What follows belongs to an exercise in optimizing a design on an open flow for small area and a short achievable clock period; a production flow would make more cautious choices.
Only simulation tests tie the RTL to the original design; equivalence was not proved.
Power figures rest on the tool's default switching activity, not on a simulated workload.

<file path="design/flow/config.mk">
export PLATFORM = sky130hd
export DESIGN_NAME = DSP
export DESIGN_NICKNAME = DSP
export VERILOG_FILES = /design/flow/design.v
export SDC_FILE = /design/flow/constraint.sdc
export NUM_CORES = 4
export LEC_CHECK = 0
export CAP_MARGIN = 20
export CORE_MARGIN = 2
export CORE_UTILIZATION = 40
export SLEW_MARGIN = 20
</file>
<file path="design/flow/constraint.sdc">
create_clock -name core_clock -period 6.2 [get_ports {clk}]
set_input_delay 1.2400 -clock core_clock [delete_from_list [all_inputs] [get_ports {clk}]]
set_output_delay 1.2400 -clock core_clock [all_outputs]
set_load 0.01 [all_outputs]
</file>
<file path="design/flow/design.v">
module DSP(A, B, C, D, clk, rst_n, P);
parameter OPERATION = "ADD";
input [17:0] A, B, D;
input [47:0] C;
input clk, rst_n;
output reg [47:0] P;
reg [17:0] A_reg_stg1, A_reg_stg2, B_reg, D_reg;
reg [47:0] C_reg;
reg [35:0] mult_out;
always @(posedge clk or negedge rst_n) begin
    if (!rst_n) begin
        A_reg_stg1 <= 0;
        A_reg_stg2 <= 0;
        B_reg <= 0;
        D_reg <= 0;
        C_reg <= 0;
        mult_out <= 0;
        P <= 0;
    end
    else begin
        A_reg_stg1 <= A;
        A_reg_stg2 <= A_reg_stg1;
        B_reg <= B;
        C_reg <= C;
        D_reg <= D;
        if (OPERATION == "ADD") begin
            mult_out <= A_reg_stg2 * B_reg;
            P <= mult_out + C_reg;
        end
        else if (OPERATION == "SUBTRACT") begin
            mult_out <= A_reg_stg2 * B_reg;
            P <= mult_out - C_reg;
        end
    end
end
endmodule
</file>
<file path="design/flow/run.sh">
#!/bin/bash
# synth_recipe.tcl (not shown) runs the flow's synth.tcl, then flattens the netlist and writes it again
# the make line also repeats each setting of config.mk as NAME=value (left out here)
make -C /OpenROAD-flow-scripts/flow DESIGN_CONFIG=/design/flow/config.mk WORK_HOME=/design/flow/orfs CLKGATE_MAP_FILE= SYNTH_SCRIPT=/design/flow/synth_recipe.tcl finish
</file>
Figure 1. Placed standard cells.
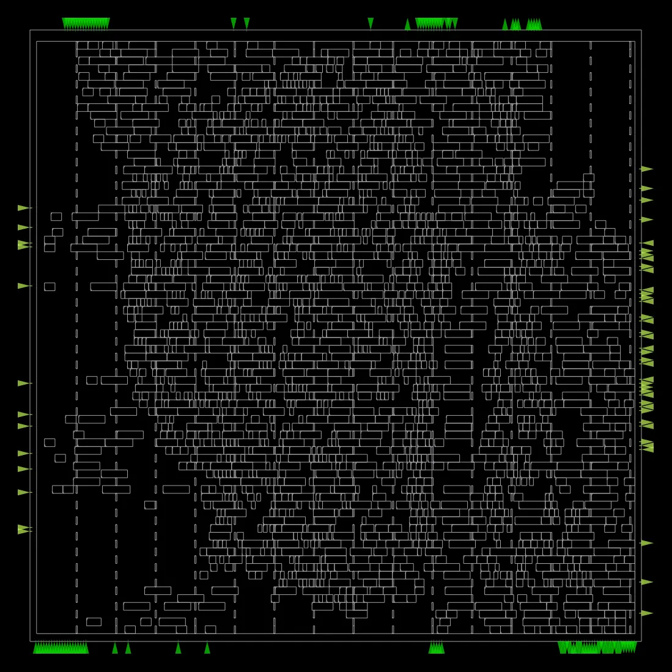
layout sequential cell count: 186
final non-filler cell total: 2543

Figure 2. Ports around the boundary.
The bar under the picture is 50 um long. Pins as bars across the die edge, other pins in grey.
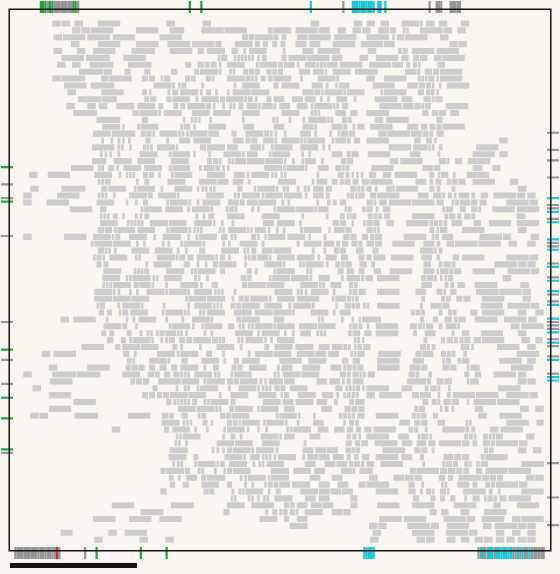
- cyan: `C` (pins 48; direction input; edge 19 bottom, 15 right, 14 top)
- red: `clk` (pins 1; direction input; edge bottom)
- green: `A` (pins 18; direction input; edge 9 top, 6 left, 3 bottom)

Figure 3. Clock tree after CTS.
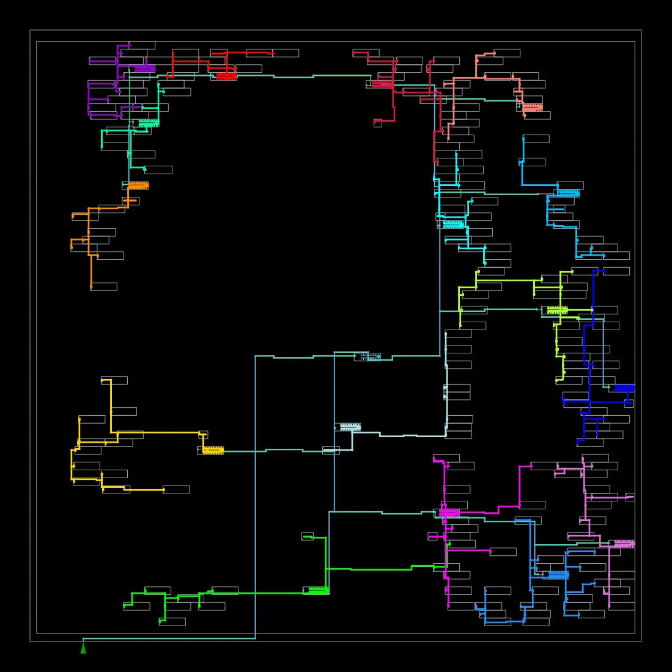
Root Buffer: clkbuf_16
Sink Count: 186
CTS H-tree depth: 4
CTS Buf Count: 17

==> flow_summary_export.csv <==
group,metric,value,unit
cts,cts_tree,"built",
global_routing,use_met3,0.04028,
floorplan,die_h,213.4,um
sta,maxSlewViolCount,0,
layout,multi_input_area_share,0.5516,
cts,clk_latency,0.49,ns
sta,fmax,0.1670,GHz
pwr,p_total,12.72,mW
pwr,p_leak,10.28,nW
synth,yosys.area.top_type,"fa_1",
synth,ys_warn_count,1,
floorplan,core,0.04317,sq mm
floorplan,rows,76,
sta,finalSetupViolCount,0,
drt,wl_met1,18.97,mm
sta,hold_ws,0.3486,ns
pwr,switching_share,0.4696,
pwr,seq_power_share,0.138,
layout,buf_share,0.09637,
pwr,p_int,6.748,mW
layout,layout.non_clock_buffers,218,
pwr,clk-power,1.09,mW
placement,place_ws,-0.01897,ns
outcome,status,"finished clean",
sta,tightest_slew,0.7883,ns
layout,clkCellAreaFrac,0.02872,
worst_setup_path,crit_required,6.60,ns
Figure 4. Sequential cells grouped by signal name.
Other sequential cells in the stronger grey, the rest of the logic in the fainter grey.
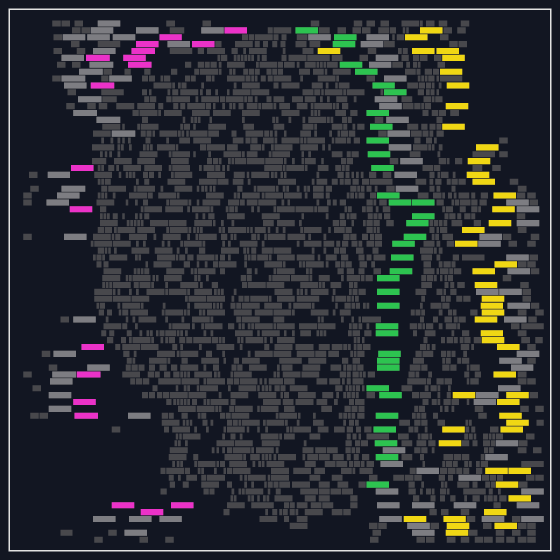
- magenta: `A_reg_stg2` (placed flops 18)
- yellow: `P` (placed flops 48; where a column on the right)
- green: `mult_out` (placed flops 36)
- not coloured: 84

Figure 5. Drive-strength map.
The bar under the picture is 50 um long.
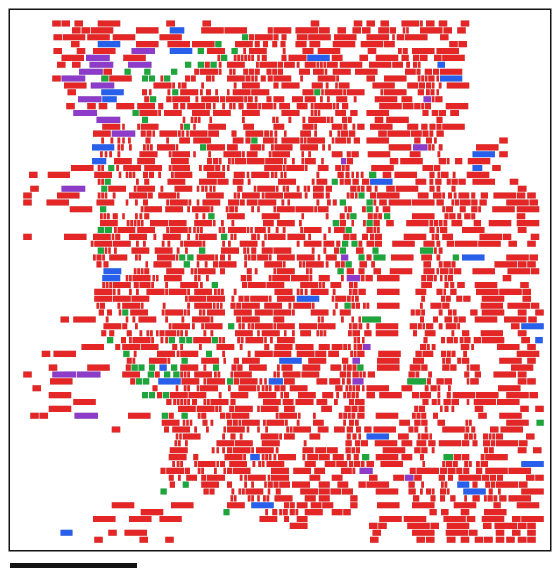
- red: _0 and _1 cells (cells 1809; share 92%)
- green: _3 and _4 cells (cells 94; share 4.8%)
- purple: _2 cells (cells 25; share 1.3%)
- blue: _6 and larger (cells 30; share 1.5%)

[afterwards: timing with drivers on the ports]
The flow's constraints put no driver on any port. The routed layout listed below was extracted and timed again, unchanged, in two steps.
Step 1 sets driving cells, clkbuf_16 on the clock port and buf_2 on the other inputs (assumed; they add their load-dependent delay and slew).
Step 2, shift: input delay + t, output delay - t, t = (earliest + latest rising clock arrival at the registers) / 2. This alone moves slack from input paths to output paths.
a / b / c = no drivers / after step 1 / after step 2; a / b = the first two.
t (ns): 0.537
setup WS [ns]: 0.211 / 0.210 / 0.210
worst setup path at the end: register to register
clock arrival spread, ns: 0.012 / 0.012
After both steps this run still meets setup and hold. For this run, drivers alone change the setup slack by -0.001 ns; drivers and shift together by -0.001 ns.
